From an optimization exercise on the open Yosys and OpenROAD flow, aimed at a short achievable clock period and few clock cycles per item; shortcuts taken in it are not production practice. The RTL was checked by simulation tests, not by an equivalence proof against the original design. The series may have gaps, and a smaller design here may also do less where the tests do not look. Power figures rest on the tool's default switching activity, not on a simulated workload.

run_1/io_fan.png
The bar under the picture is 200 um long.
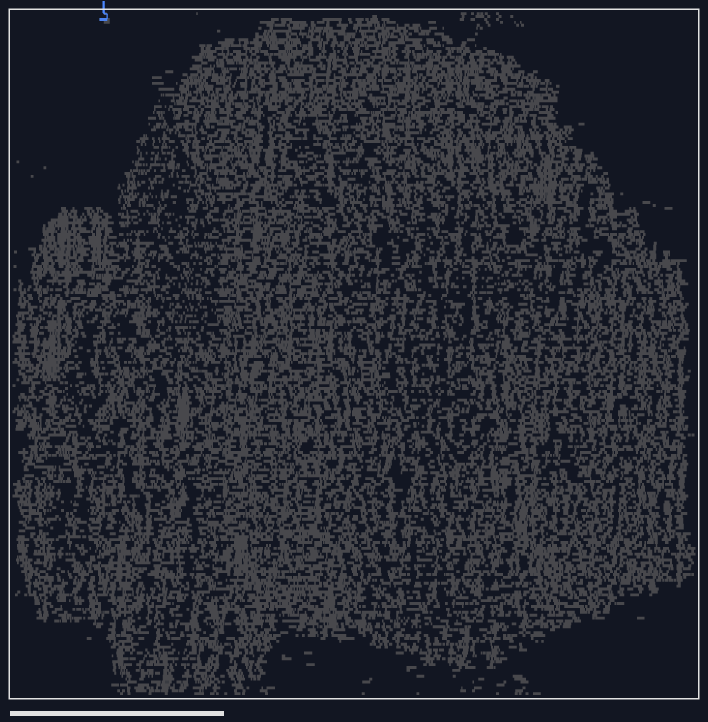
run_1/sizes.png
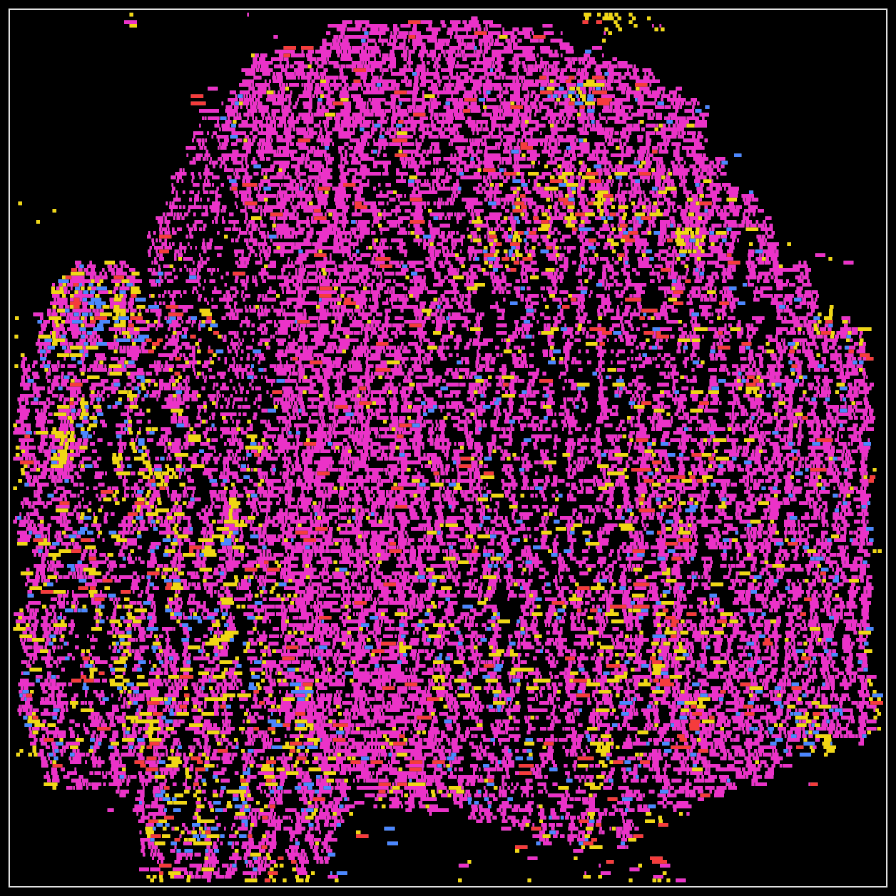
run_1/io_placement.png
The bar under the picture is 200 um long. Pins as bars across the die edge, other pins in gray.
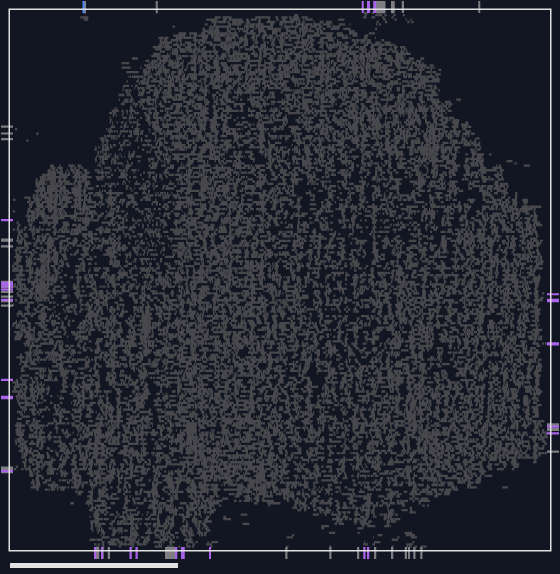
run_1/detail.png
Window x 312 to 332, y 441 to 461 um. Cells in gray, sequential cells in the stronger gray; small squares are vias.
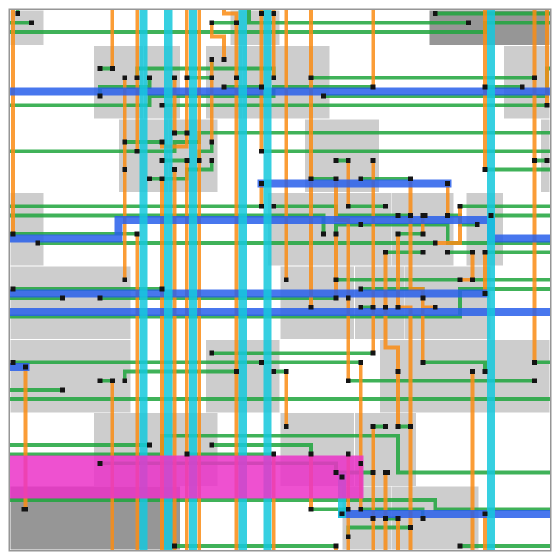
--- flow/design.v: outline only ---
// module divider: 2345 lines
// module divider_top: 19 lines
module divider_top (
  input  wire        clk,
  input  wire        rst,
  input  wire        start,
  input  wire [31:0] dividend,
  input  wire [31:0] divisor,
  output wire        ready,
  output reg         done,
  output wire [31:0] quotient
);
  // ...
==> flow/flow/run.sh <==
#!/bin/bash
# Standard ORFS layout with two changes to how hard it optimises timing; the SDC,
# the clock period and the synthesis are unchanged:
#  - a setup-slack margin (flow/margin.txt, ns), so that repair_timing keeps
#    improving the critical path well past the loose clock period;
#  - the port buffers are buf_4 cells instead of the default delay-buffer
#    cell that the footprint-matched resizer never swaps out.
set -euo pipefail
MARGIN=$(cat "$(dirname "$0")/margin.txt")
bash standard.sh SETUP_SLACK_MARGIN=$MARGIN \
  "BUFFER_PORTS_ARGS=-buffer_cell sky130_fd_sc_hd__buf_4" finish > standard.log 2>&1
==> flow/flow/margin.txt <==
128
==> flow/standard.sh <==
#!/bin/bash
# synth_recipe.tcl (not shown) runs the flow's synth.tcl, then flattens the netlist and writes it again
# the make line also repeats each setting of config.mk as NAME=value (left out here)
make -C /OpenROAD-flow-scripts/flow DESIGN_CONFIG=/design/flow/config.mk WORK_HOME=/design/flow/orfs CLKGATE_MAP_FILE= SYNTH_SCRIPT=/design/flow/synth_recipe.tcl "${@:-finish}"
==> flow/config.mk <==
export PLATFORM = sky130hd
export DESIGN_NAME = divider_top
export DESIGN_NICKNAME = divider_top
export VERILOG_FILES = /design/flow/design.v
export SDC_FILE = /design/flow/constraint.sdc
export NUM_CORES = 4
export LEC_CHECK = 0
export CAP_MARGIN = 20
export CORE_MARGIN = 2
export CORE_UTILIZATION = 35
export CTS_BUF_LIST = sky130_fd_sc_hd__clkbuf_8 sky130_fd_sc_hd__clkbuf_16
export SLEW_MARGIN = 20
==> flow/constraint.sdc <==
create_clock -name core_clock -period 170.0 [get_ports {clk}]
set_input_delay 34.0000 -clock core_clock [delete_from_list [all_inputs] [get_ports {clk}]]
set_output_delay 34.0000 -clock core_clock [all_outputs]
set_load 0.01 [all_outputs]
==> flow_summary.ini, run 1 <==
[sta]
drv_slew = 0
holdWs_ps = 33190
period_minus_slack_ps = 47970
fmax_ghz = 0.0208
max_slew_margin_pct = 7.80
tns_ps = 0

[logic_synthesis]
syn_area_per_cell_um2 = 7.79
ys_types = 110
synth-edff-count = 0
synthXorXnorAreaFrac_pct = 10.1
synthArstFlopShare_pct = 0
synth_area_um2 = 143000
synthMuxAreaShare_pct = 0.0707
synth_top_area_cell = ha_1
synth_compound_area_share_pct = 27.1
yosys_warnings = 2
synth-simple-area-share_pct = 16.4
ys_ff_latch = 592

[pwr]
clkPwrFrac_pct = 8.7
p_seq_share_pct = 8.3
p_comb_share_pct = 83.0
power.switching_mw = 1.44
p_int_mw = 1.08
peakVddDrop_uv = 9.92

[detailed_routing]
post_drt_via_cell_ratio = 6.36
first_pass_iters = 9
antenna_left = 0
wl_um = 852000
wl_per_cell_um = 34.0

[setup_path]
cp-end-kind = register
slowest_delay_ps = 550
cp.arrival_ps = 48760
path_delay_family = compound AO/OA/AOI/OAI gates
cpMostUsedCell = a21o_1
crit_required_ps = 170790
worstSetupPathType = input pin to register
critPathMaxFanout = 28

[finish]
nets = 23081
ff_latch_area_um2 = 11900
drive_above_1_share_pct = 14.2
multiInputGateArea_um2 = 133000
fillers = 41592

[run_status]
status = no timing/DRC/antenna violations

[clocking]
path_clk_slew_ps = 70
cts_max_path_buffers = 4
clkSinkCount = 592
cts_tree = yes
cts-root-buf = clkbuf_16

[die]
io_pins = 101
dieWidth_um = 644
rows = 235
dieArea_um2 = 415000

[grt]
track_usage_pct = 39.2
antenna_found_initial = 100
grt_overflow_total = 0

[placed_design]
gp_congestion = 1.10
place_area_um2 = 155000
portBuffers = 99

[min_path]
whs_path_depth = 1
Testbench counts for the RTL of run 1, summed over its fixed seeds: cycles 1,600, items 1,600.
Notes on io_fan.png above:
Blue shows done, bits 1, direction output, edge north, end cells 1, buffers 1, wire 11.4 um.

Notes on sizes.png above:
Magenta shows _0 and _1 cells, cells 16797, share 86%. Red shows _6 and larger, cells 389, share 2.0%. Blue shows _2 cells, cells 849, share 4.3%. Yellow shows _3 and _4 cells, cells 1538, share 7.9%.
Design Area, Final: 173000 um^2
final setup margin: 122030 ps
Buffers excl. clock: 1247
Area Overhead vs Synth: 20.7%

Notes on io_placement.png above:
Blue shows done, pins 1, direction output, edge north. Purple shows quotient, pins 32, direction output, edge 10 west, 10 south, 7 east, 5 north.

Notes on detail.png above:
Green shows metal 1. Cyan shows metal 4. Orange shows metal 2. Magenta shows metal 5. Blue shows metal 3.
Most frequent: a21oi_1 (4), ha_1 (4). Sequential cells in the window: 1. 24 logic cells have their middle in the window.

run 1: metal layers:
metal | vias up | wire length, um
li1 | 69886 | -
met1 | 76341 | 315000
met2 | 10264 | 349000
met3 | 3107 | 96600
met4 | 30 | 92100
met5 | - | 217
run 1: power by group through the flow:
stage | Sequential [mW] | Clock, mW | Combinational, mW
after floorplan | 0.201 | 0 | 1.18
after global placement | 0.209 | 0 | 1.84
after CTS | 0.208 | 0.219 | 1.96
after global routing | 0.212 | 0.223 | 2.19
final | 0.209 | 0.218 | 2.09
after detailed placement | 0.211 | 0 | 1.84
run 1: Yosys cell counts, drive strengths merged, types with 35 or more instances:
master / number
ha: 3109
inv: 1758
a21oi: 1722
xnor2: 1167
o21ai: 1146
nand2: 1045
nor2: 1023
a21o: 716
dfxtp: 592
xor2: 480
nor2b: 424
nand2b: 408
fa: 400
nor3: 381
nand3: 368
o21a: 360
nand4: 341
clkbuf: 211
o21bai: 211
a31oi: 182
a22oi: 177
a211oi: 172
and3: 130
a221oi: 128
or3: 115
o211ai: 107
o31ai: 106
or2: 95
and2: 93
nor4: 93
o22ai: 73
a21boi: 66
a2111oi: 64
a222oi: 63
o2111ai: 61
a31o: 52
o31a: 52
a211o: 51
a221o: 46
and4: 41
a41oi: 40
a32oi: 38
buf: 35
run 1: placed cells by master, fill, tap and decap left out, drive strengths merged, types with 211 or more instances in the layout:
cell type and instances:
nand3 369, o21bai 211, a21o 716, buf 1230
a21oi 1722, dfxtp 592, ha 3109, xnor2 1167
nor2 1024, xor2 480, o21a 360, o21ai 1146
nor2b 425, nor3 381, nand2b 408, inv 1759
nand2 1045, nand4 341, fa 400
run 1: cells by family (layout without fill, tap and decap cells):
group | Yosys count | after routing
xor+xnor | 1647 | 1647
mux | 10 | 10
flops | 592 | 592
buf+inv | 2005 | 3167
fa+ha+maj | 3512 | 3512
compound gates | 5960 | 5961
simple gates | 4679 | 4683
other cells | 1 | 80
run 1: through the flow:
step / std cells / power [mW] / utilization (%) / setup WS [ps]
final: 25103 / 2.52 / 42.3 / 122030
after global routing: 25029 / 2.63 / 42.3 / 121690
after CTS: 24868 / 2.39 / 41.4 / 122330
after detailed placement: 24198 / 2.05 / 37.9 / 116950
after global placement: 24196 / 2.04 / 37.9 / 117260
after floorplan: 18406 / 1.39 / - / 121890
run 1: area by class of cell:
| type | count | share of cell area [%] |
|---|---|---|
| antenna | 79 | 0.114 |
| clock buffer | 106 | 1.45 |
| clock inverter | 55 | 0.413 |
| inverter | 1759 | 3.85 |
| multi-input combinational | 15814 | 76.6 |
| sequential | 592 | 6.87 |
| tap | 5451 | 3.94 |
| timing repair buffer | 1247 | 6.78 |
run 1: what timing repair did:
item,in CTS,in global routing
cloned,21,7
gates resized for setup,1358,427
endpoints found under the hold margin,0,0
pin swaps,408,317
setup buffers,488,148
endpoints found under the setup margin,38,36
hold buffers,0,0
--- run 2 (diff from run 1) ---
--- a/flow/config.mk
+++ b/flow/config.mk
@@ -7,6 +7,6 @@
 export LEC_CHECK = 0
 export CAP_MARGIN = 20
 export CORE_MARGIN = 2
-export CORE_UTILIZATION = 35
+export CORE_UTILIZATION = 45
 export CTS_BUF_LIST = sky130_fd_sc_hd__clkbuf_8 sky130_fd_sc_hd__clkbuf_16
 export SLEW_MARGIN = 20
run_2/io_placement.png
The bar under the picture is 200 um long. Pins as bars across the die edge, other pins in gray.
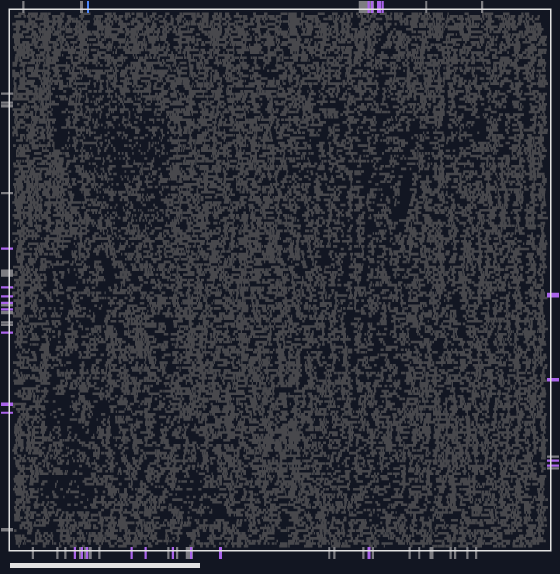
Blue shows done, pins 1, direction output, edge north. Purple shows quotient, pins 32, direction output, edge 11 south, 9 west, 7 east, 5 north.
All pins by edge: 40 south, 27 west, 25 north, 9 east.

==> flow_summary.ini, run 2 <==
[run_status]
status = no timing/DRC/antenna violations

[die]
dieWidth_um = 568
dieArea_um2 = 323000
initial_core_util_pct = 45.1
io_pins = 101

[logic_synthesis]
synthArstFlopShare_pct = 0
synth-edff-count = 0
synth_area_um2 = 143000
ys_types = 110
synth_top_area_cell = ha_1
syn_area_per_cell_um2 = 7.79
yosys_warnings = 2
synth_top_cells_by_count = 3109 x ha_1, 1758 x inv_1, 1722 x a21oi_1
ys_ff_latch = 592

[clocking]
path_clk_slew_ps = 60
cts-root-buf = clkbuf_16
cts_tree = yes
cts_max_path_buffers = 4

[placed_design]
portBuffers = 99
place_inst = 22949
place_area_um2 = 154000
gp_congestion = 1.11

[detailed_routing]
first_pass_iters = 13
post_drt_via_cell_ratio = 6.78
wl_per_cell_um = 36.8
antenna_left = 0
wl_um = 876000

[pwr]
leakagePower_nw = 79.1
clkPwrFrac_pct = 8.4
p_seq_share_pct = 8.3
p_comb_share_pct = 83.3
peakVddDrop_uv = 12.1
totalPowerFinal_mw = 2.54
p_int_mw = 1.07
power.switching_mw = 1.47

[setup_path]
path_delay_family = compound AO/OA/AOI/OAI gates
critPathMaxFanout = 22
worstSetupPathType = register to output pin
cp-end-kind = output pin
cpMostUsedCell = buf_6
crit_required_ps = 136000

[finish]
layout_commonest_cell = ha_1
syn_to_final_growth_pct = 18.8
final_area_um2 = 170000
layout_common_cells = 2967 x ha_1, 1742 x inv_1, 1614 x a21oi_1
fin_cells = 23781

[sta]
tns_ps = 0
fmax_ghz = 0.0208
hold_viol_final = 0
period_share_pct = 28.3
period_minus_slack_ps = 48030
drv_slew = 0

[min_path]
whs_path_depth = 2

[grt]
antenna_found_initial = 107
grt_overflow_total = 0
track_usage_pct = 51.8

[flow_run]
maxCapViolations = 0
run_2/detail.png
Window x 274 to 294, y 388 to 408 um. Cells in gray, sequential cells in the stronger gray; small squares are vias.
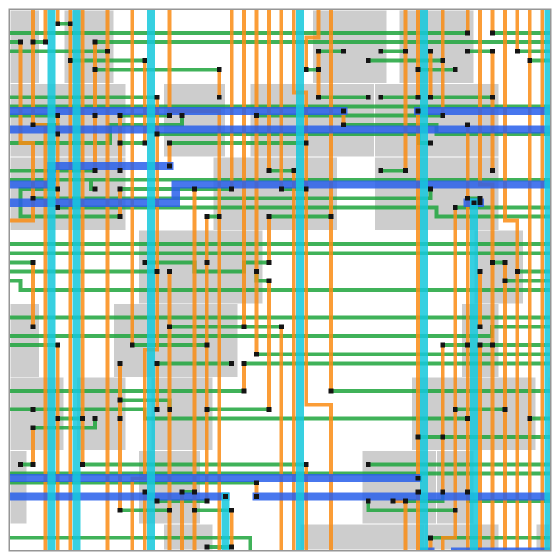
Green shows metal 1. Orange shows metal 2. Cyan shows metal 4. Blue shows metal 3.
Most frequent: ha_1 (8). 20 logic cells have their middle in the window. Sequential cells in the window: 0.

==> run 2: cell counts after synthesis <==
Identical to the previous run, type by type.
==> run 2: logic make-up (layout without fill, tap and decap cells) <==
logic type,Yosys count,after routing,share of synthesized area [%]
XOR/XNOR,1647,1647,10.1
multiplexers,10,10,0.0707
AND/OR/NAND/NOR,4679,4679,16.4
other,1,94,0.00262
adder cells (fa/ha/maj),3512,3512,32.7
AO/OA/AOI/OAI,5960,5963,27.1
flip-flops,592,592,8.27
buffers and inverters,2005,3104,5.30
==> run 2: cell type report <==
| type | instances | area (um^2) |
|---|---|---|
| multi-input cells | 15812 | 132000 |
| clock inverters | 63 | 820 |
| diodes | 93 | 233 |
| clock buffers | 96 | 2330 |
| fillers | 30797 | 147000 |
| inverters | 1759 | 6670 |
| flip-flops and latches | 592 | 11900 |
| repair buffers | 1186 | 11200 |
| well taps | 4180 | 5230 |
==> run 2: power groups by stage <==
stage	clock network, mW	registers, mW	logic, mW
2_1_floorplan	0	0.201	1.18
3_3_place_gp	0	0.210	1.86
3_5_place_dp	0	0.212	1.86
4_1_cts	0.213	0.209	1.97
5_1_grt	0.217	0.213	2.20
6_report	0.213	0.211	2.12
==> run 2: through the flow <==
stage	util, %	worst slack, ps	hold slack, ps
after floorplan	-	121890	34030
after CTS	52.4	122290	33220
after detailed placement	48.4	117000	34110
final	53.6	121970	33240
after global placement	48.3	117270	34100
after global routing	53.6	121570	33270
==> run 2: layer usage <==
layer	share of wire, %	wire [um]	up-vias
met2	39	343000	11113
li1	-	-	69861
met1	36	318000	76678
met3	13	116000	3603
met5	0.051	451	-
met4	11	98800	44
==> run 2: repair_timing <==
action | 4_1_cts | 5_1_grt
cloned | 15 | 3
resized for setup | 1188 | 456
pin swaps | 283 | 285
setup buffers | 390 | 168
hold buffers | 0 | 0
setup endpoints to repair | 38 | 37
--- run 3 (diff from run 2) ---
==> flow/run.sh (new file) <==
#!/bin/bash
# synth_recipe.tcl (not shown) runs the flow's synth.tcl, then flattens the netlist and writes it again
# the make line also repeats each setting of config.mk as NAME=value (left out here)
make -C /OpenROAD-flow-scripts/flow DESIGN_CONFIG=/design/flow/config.mk WORK_HOME=/design/flow/orfs CLKGATE_MAP_FILE= SYNTH_SCRIPT=/design/flow/synth_recipe.tcl finish
--- a/flow/config.mk
+++ b/flow/config.mk
@@ -7,6 +7,6 @@
 export LEC_CHECK = 0
 export CAP_MARGIN = 20
 export CORE_MARGIN = 2
-export CORE_UTILIZATION = 45
+export CORE_UTILIZATION = 40
 export CTS_BUF_LIST = sky130_fd_sc_hd__clkbuf_8 sky130_fd_sc_hd__clkbuf_16
 export SLEW_MARGIN = 20
removed: flow/flow/run.sh
removed: flow/flow/margin.txt
removed: flow/standard.sh
run_3/sizes.png
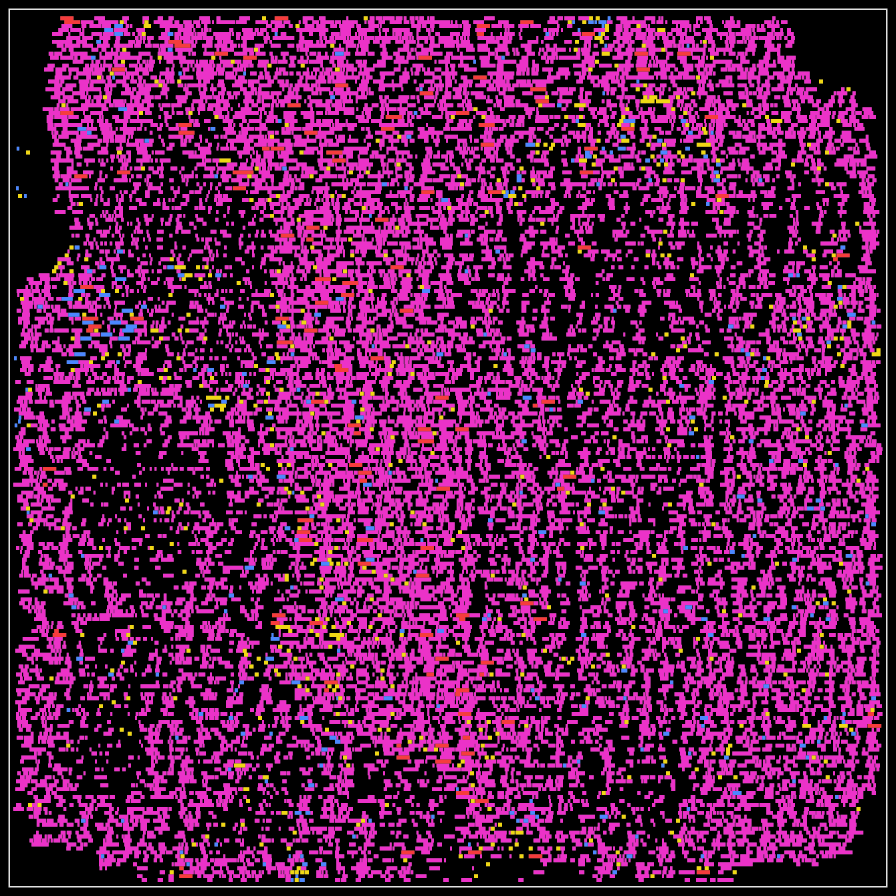
Yellow shows _3 and _4 cells, cells 622, share 3.3%. Blue shows _2 cells, cells 342, share 1.8%. Magenta shows _0 and _1 cells, cells 17917, share 94%. Red shows _6 and larger, cells 131, share 0.69%.

==> flow_summary.ini, run 3 <==
[placed_design]
gp_congestion = 1.08
dp_hpwl_um = 714000
post-place-ws_ps = 116220
place_area_um2 = 154000

[grt]
grt_use_met2_pct = 67.8
top_usage_layer = met2
grt_pass1_vias = 147614
antenna_found_initial = 131
grt_pass1_wl_um = 1170000
use_met3_pct = 13.5
grt_use_met1_pct = 55.7
track_usage_pct = 46.0
grt_overflow_total = 0
grt_max_degree = 33

[setup_path]
crit_required_ps = 170770
critPathMaxFanout = 19
cp_slowest_cell = ha_1
slowest_delay_ps = 1030
worstSetupPathType = input pin to register
cp.arrival_ps = 54340
startpoint_type = input pin
cpMostUsedCell = o21a_1
cp-end-kind = register

[flow_run]
maxCapViolations = 1

[logic_synthesis]
synth_top_area_share_pct = 27.1
yosys_warnings = 2
syn_area_per_cell_um2 = 7.79
synth_ff_type = dfxtp_1
yosysMostFrequentCell = ha_1
synth_top_cells_by_count = 3109 x ha_1, 1758 x inv_1, 1722 x a21oi_1
synth_top_area_cell = ha_1
synth-edff-count = 0
synth_area_leaders = ha_1 27%, dfxtp_1 8.3%, xnor2_1 7.1%, a21oi_1 6.0%, fa_1 5.6%
netlist_instances = 18406
ys_ff_latch = 592
synthArstFlopShare_pct = 0
seq_area_frac_synth_pct = 8.27
synth_nets = 21982
synth_area_um2 = 143000
ys_types = 110

[clocking]
clkSinkCount = 592
holdBufCountCts = 0
cts_tree = yes
htree_levels = 3
cts_max_path_buffers = 4
post_cts.repair.setup_buffers = 0
cts-root-buf = clkbuf_16
path_clk_slew_ps = 70
cts_buffers = 91
cts_resized = 0

[run_status]
status = finished with violations
violations = capacitance limit, slew limit

[sta]
tightest_slew_ps = 1530
grt_setup_unrepaired = no
drv_slew = 2
finalSetupViolCount = 0
tns_ps = 0
max_slew_margin_pct = -1.85
period_minus_slack_ps = 53570
worst_slack_ps = 116430
period_share_pct = 31.5
fmax_ghz = 0.0187
hold_viol_final = 0

[pwr]
totalPowerFinal_mw = 2.39
peakVddDrop_uv = 8.91
p_comb_share_pct = 82.2
power.switching_mw = 1.40
leakagePower_nw = 74.4
power_density_nw_per_um2 = 15.2
clkPwrFrac_pct = 9.0
netSwitchingFraction_pct = 58.5
p_seq_share_pct = 8.8
p_int_mw = 0.992

[detailed_routing]
wl_um = 869000
antenna_left = 0
drt-initial-drc-count = 19627
first_pass_iters = 10
post_drt_via_cell_ratio = 6.55
wl_per_cell_um = 36.4
dr_total_vias = 156328
drcViolationCount = 0

[min_path]
hold_class = input pin to register
whs_path_depth = 1

[die]
dieArea_um2 = 363000
fp.coreArea_um2 = 356000
rows = 219
initial_core_util_pct = 40.2
io_pins = 101

[finish]
layout_commonest_cell = ha_1
ff_latch_area_um2 = 11900
final_area_um2 = 158000
layout_common_cells = 3108 x ha_1, 1757 x inv_1, 1715 x a21oi_1
nets = 22517
multiInputGateArea_um2 = 125000
syn_to_final_growth_pct = 10.0
drive_above_1_share_pct = 5.76
largest_reg_flops = 32
fillers = 36549
run_3/io_placement.png
The bar under the picture is 200 um long. Pins as bars across the die edge, other pins in gray.
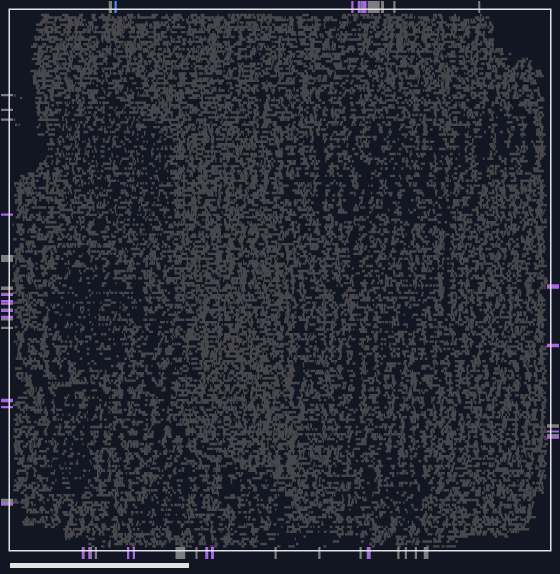
Purple shows quotient, pins 32, direction output, edge 10 west, 10 south, 7 east, 5 north. Blue shows done, pins 1, direction output, edge north.
All pins by edge: 35 south, 29 west, 26 north, 11 east.
IO Port Bufs: 99
die height: 603 um
die width: 603 um

run 3: layer usage:
metal | wire length, um | vias up
met3 | 98700 | 2603
met1 | 333000 | 75322
met4 | 83700 | 64
li1 | - | 68804
met5 | 899 | -
met2 | 353000 | 9535
run 3: layout make-up:
class                           count  area share (%)
Antenna cell                      109           0.173
Clock buffer                      104            1.57
Inverter                         1759            4.19
Multi-Input combinational cell  15809            78.9
Tap cell                         4751            3.77
Sequential cell                   592            7.53
Timing Repair Buffer              688            3.35
Clock inverter                     60           0.489
run 3: stage by stage:
step / cells / util (%) / hold slack [ps]
detailed placement: 23599 / 43.3 / 34370
global placement: 23599 / 43.3 / 34360
global route: 23771 / 44.2 / 33520
floorplan: 18406 / - / 34030
finish: 23872 / 44.3 / 33520
CTS: 23763 / 44.2 / 33490
run 3: cell families after synthesis:
| group | after synthesis | share of synthesized area, % |
|---|---|---|
| XOR/XNOR | 1647 | 10.1 |
| buffers and inverters | 2005 | 5.30 |
| AND/OR/NAND/NOR | 4679 | 16.4 |
| AO/OA/AOI/OAI | 5960 | 27.1 |
| adder cells (fa/ha/maj) | 3512 | 32.7 |
| other | 1 | 0.00262 |
| multiplexers | 10 | 0.0707 |
| flip-flops | 592 | 8.27 |
run 3: power by group through the flow:
| stage | clock [mW] | combinational, mW | sequential [mW] |
|---|---|---|---|
| 2_1_floorplan | 0 | 1.17 | 0.201 |
| 3_3_place_gp | 0 | 1.88 | 0.210 |
| 4_1_cts | 0.217 | 1.88 | 0.209 |
| 6_report | 0.216 | 1.96 | 0.210 |
| 3_5_place_dp | 0 | 1.87 | 0.212 |
| 5_1_grt | 0.221 | 2.07 | 0.213 |
run 3: worst max-delay path, delay by kind of cell:
family                     cells  cell delay (ps)
and+or+nand+nor               17             5560
AOI/OAI and AO/OA             32             9090
adders and majority gates      5             2590
buffers and inverters          9             2940
muxes                          1               60
--- run 4 (diff from run 3) ---
==> flow/config.mk (replaced) <==
export PLATFORM = sky130hd
export DESIGN_NAME = divider_top
export DESIGN_NICKNAME = divider_top
export VERILOG_FILES = /design/flow/design.v
export SDC_FILE = /design/flow/constraint.sdc
export NUM_CORES = 4
export LEC_CHECK = 0
export CAP_MARGIN = 40
export CORE_MARGIN = 2
export CORE_UTILIZATION = 35
export CTS_BUF_LIST = sky130_fd_sc_hd__clkbuf_8 sky130_fd_sc_hd__clkbuf_16
export SLEW_MARGIN = 40
run_4/detail.png
Window x 312 to 332, y 441 to 461 um. Cells in gray, sequential cells in the stronger gray; small squares are vias.
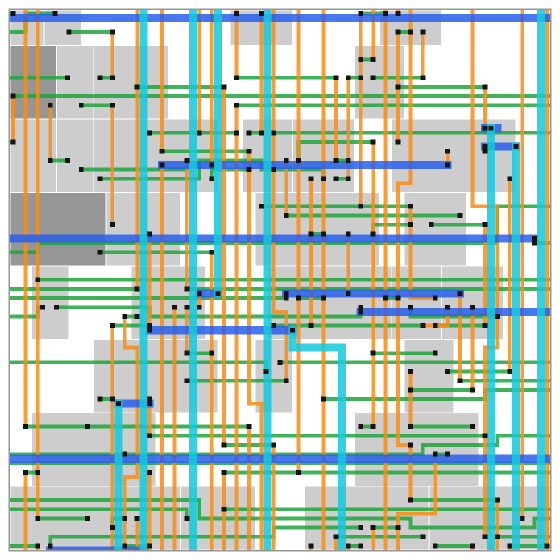
Blue shows metal 3. Green shows metal 1. Cyan shows metal 4. Orange shows metal 2.
26 logic cells have their middle in the window. Most frequent: ha_1 (10), inv_1 (4), buf_4 (3). Sequential cells in the window: 0.

==> flow_summary.ini, run 4 <==
[die]
dieWidth_um = 644
die_h_um = 644
fp.coreArea_um2 = 409000
dieArea_um2 = 415000
rows = 235
initial_core_util_pct = 35.1
io_pins = 101

[setup_path]
cpMostUsedCell = buf_4
critPathMaxFanout = 31
cp_slowest_cell = nor3_1
worstSetupPathType = register to output pin
crit_required_ps = 136000
startpoint_type = register
slowest_delay_ps = 760
cp-end-kind = output pin
cp.arrival_ps = 18810

[logic_synthesis]
synthArstFlopShare_pct = 0
ys_ff_latch = 592
seq_area_frac_synth_pct = 8.27
synth_area_leaders = ha_1 27%, dfxtp_1 8.3%, xnor2_1 7.1%, a21oi_1 6.0%, fa_1 5.6%
synth_top_area_share_pct = 27.1
synth_area_um2 = 143000
yosys_warnings = 2
synth_ff_type = dfxtp_1
synth_top_area_cell = ha_1
ys_types = 110
synth-edff-count = 0
syn_area_per_cell_um2 = 7.79
yosysMostFrequentCell = ha_1
netlist_instances = 18406
synth_nets = 21982
synth_top_cells_by_count = 3109 x ha_1, 1758 x inv_1, 1722 x a21oi_1

[sta]
grt_setup_unrepaired = no
drv_slew = 0
tns_ps = 0
fmax_ghz = 0.0189
hold_viol_final = 0
finalSetupViolCount = 0
max_slew_margin_pct = 26.5
tightest_slew_ps = 1090
period_share_pct = 31.1
period_minus_slack_ps = 52810
worst_slack_ps = 117190

[pwr]
power.switching_mw = 1.38
netSwitchingFraction_pct = 58.4
power_density_nw_per_um2 = 14.9
p_seq_share_pct = 8.9
clkPwrFrac_pct = 8.8
peakVddDrop_uv = 11.0
leakagePower_nw = 74.4
p_int_mw = 0.982

[clocking]
post_cts.repair.setup_buffers = 0
cts_tree = yes
cts-root-buf = clkbuf_16
cts_resized = 0
cts_max_path_buffers = 4
cts_buffers = 91
htree_levels = 3
holdBufCountCts = 0
path_clk_slew_ps = 70
clkSinkCount = 592

[finish]
layout_commonest_cell = ha_1
largest_reg_flops = 32
layout_common_cells = 3106 x ha_1, 1759 x inv_1, 1712 x a21oi_1
syn_to_final_growth_pct = 10.6
drive_above_1_share_pct = 5.90
nets = 22470

[detailed_routing]
post_drt_via_cell_ratio = 6.32
antenna_left = 0
wl_um = 846000
first_pass_iters = 10
dr_total_vias = 154764
wl_per_cell_um = 34.6
drcViolationCount = 0
drt-initial-drc-count = 18270

[min_path]
whs_path_depth = 1
hold_class = input pin to register

[grt]
grt_pass1_vias = 147488
use_met3_pct = 9.81
top_usage_layer = met2
antenna_found_initial = 110
grt_pass1_wl_um = 1140000
grt_use_met1_pct = 46.6
grt_use_met2_pct = 59.3
grt_overflow_total = 0

[run_status]
status = no timing/DRC/antenna violations

[flow_run]
maxCapViolations = 0

[placed_design]
gp_congestion = 1.10
run_4/sizes.png
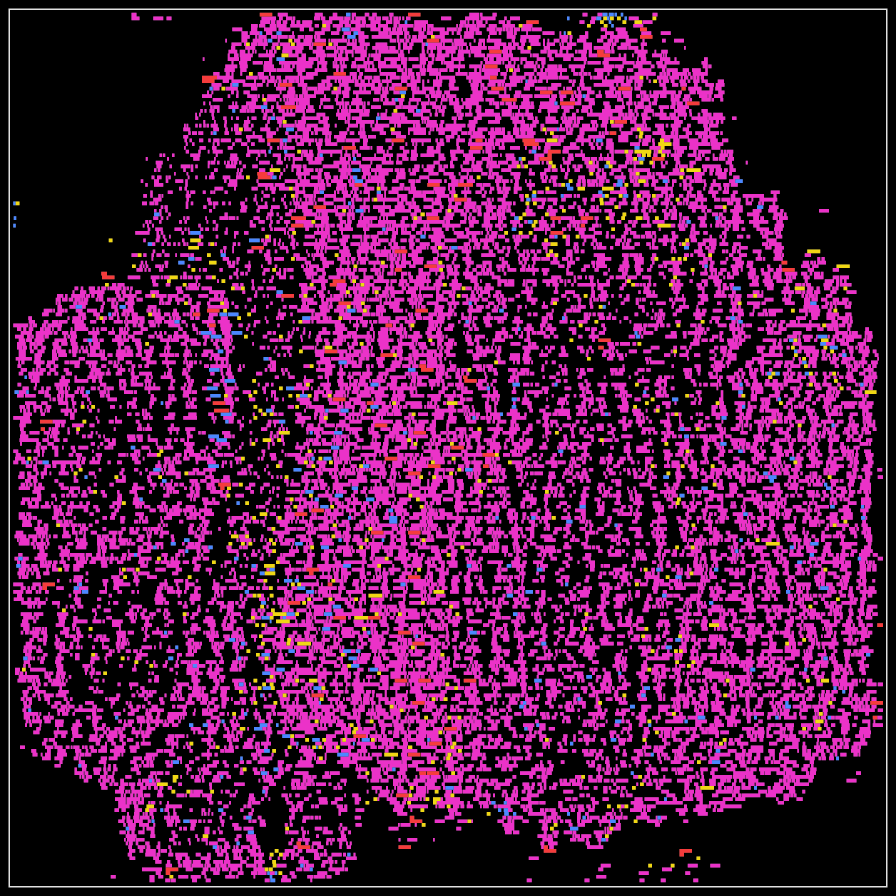
Yellow shows _3 and _4 cells, cells 587, share 3.1%. Magenta shows _0 and _1 cells, cells 17843, share 94%. Red shows _6 and larger, cells 135, share 0.71%. Blue shows _2 cells, cells 397, share 2.1%.

[run 4: changes by cell type in the layout (fill, tap and decap cells not counted), sizes merged]
cell	change
buf	-47
bufinv	-6
clkdlybuf4s50	-1
clkinv	-11
clkinvlp	-1
diode	-49
inv	+16
[run 4: worst max-delay path: cells and delay by family, from the launching register on]
kind | cells | cell delay (ps)
DFF | 1 | 310
AOI/OAI and AO/OA | 23 | 8750
and+or+nand+nor | 16 | 4310
buffers and inverters | 9 | 2510
adders and majority gates | 4 | 1840
[run 4: cells by family (layout without fill, tap and decap cells)]
logic type               Yosys count  in the layout  synth area share [%]
AO/OA/AOI/OAI                   5960           5960                  27.1
XOR/XNOR                        1647           1647                  10.1
adder cells (fa/ha/maj)         3512           3512                  32.7
buffers and inverters           2005           2561                  5.30
flip-flops                       592            592                  8.27
multiplexers                      10             10                0.0707
other                              1             61               0.00262
AND/OR/NAND/NOR                 4679           4679                  16.4
[run 4: metrics by stage]
| step | cells | utilization, % | area [um^2] | hold WS, ps |
|---|---|---|---|---|
| CTS | 24411 | 38.7 | 158000 | 33350 |
| floorplan | 18406 | - | 143000 | 34030 |
| detailed placement | 24250 | 38.0 | 155000 | 34340 |
| finish | 24473 | 38.8 | 159000 | 33400 |
| global placement | 24244 | 37.8 | 155000 | 34330 |
| global route | 24419 | 38.8 | 158000 | 33390 |
[run 4: routing by layer]
layer,routed length (um),share of wire [%]
met1,322000,38
met3,88100,10
met4,84400,10
met2,351000,42
met5,277,0.033
[run 4: power by group through the flow]
stage          Combinational [mW]  Clock [mW]  Sequential (mW)
2_1_floorplan                1.17           0            0.201
3_3_place_gp                 1.84           0            0.210
3_5_place_dp                 1.85           0            0.211
4_1_cts                      1.87       0.211            0.208
5_1_grt                      2.05       0.215            0.212
6_report                     1.94       0.209            0.209
[run 4: area by class of cell]
class | count | area, um^2
fill | 42691 | 250000
timing repair buffer | 641 | 4940
antenna | 60 | 150
multi-input combinational | 15809 | 125000
inverter | 1759 | 6600
sequential | 592 | 11900
clock inverter | 58 | 626
tap | 5451 | 6820
clock buffer | 103 | 2440

-- what the ideal ports hide --
In the flow no input, the clock included, has a driving cell. The finished layouts below were timed again as built, in two steps. Step 1 sets driving cells, clkbuf_16 on the clock port and buf_2 on the other inputs (assumed; they add their load-dependent delay and slew). Step 2 adds t to the input delays and takes it off the output delays; t is the mean of the earliest and latest rising clock arrival at the registers after step 1. Input paths then give back, and output paths get back, about the clock's delay inside the block. Slacks: ideal / step 1 / step 2; pairs: ideal / step 1.
run	t (ns)	setup slack, ns	worst data-port slew with drivers (ns)
run 1	1.007	122.030 / 122.008 / 121.075	0.16
run 2	0.958	121.968 / 121.836 / 121.104	0.09
run 3	0.968	116.434 / 116.436 / 115.558	0.07
run 4	1.020	117.190 / 117.079 / 116.548	0.14
For run 1, which loses most, drivers alone change the setup slack by -0.022 ns; drivers and shift together by -0.955 ns.
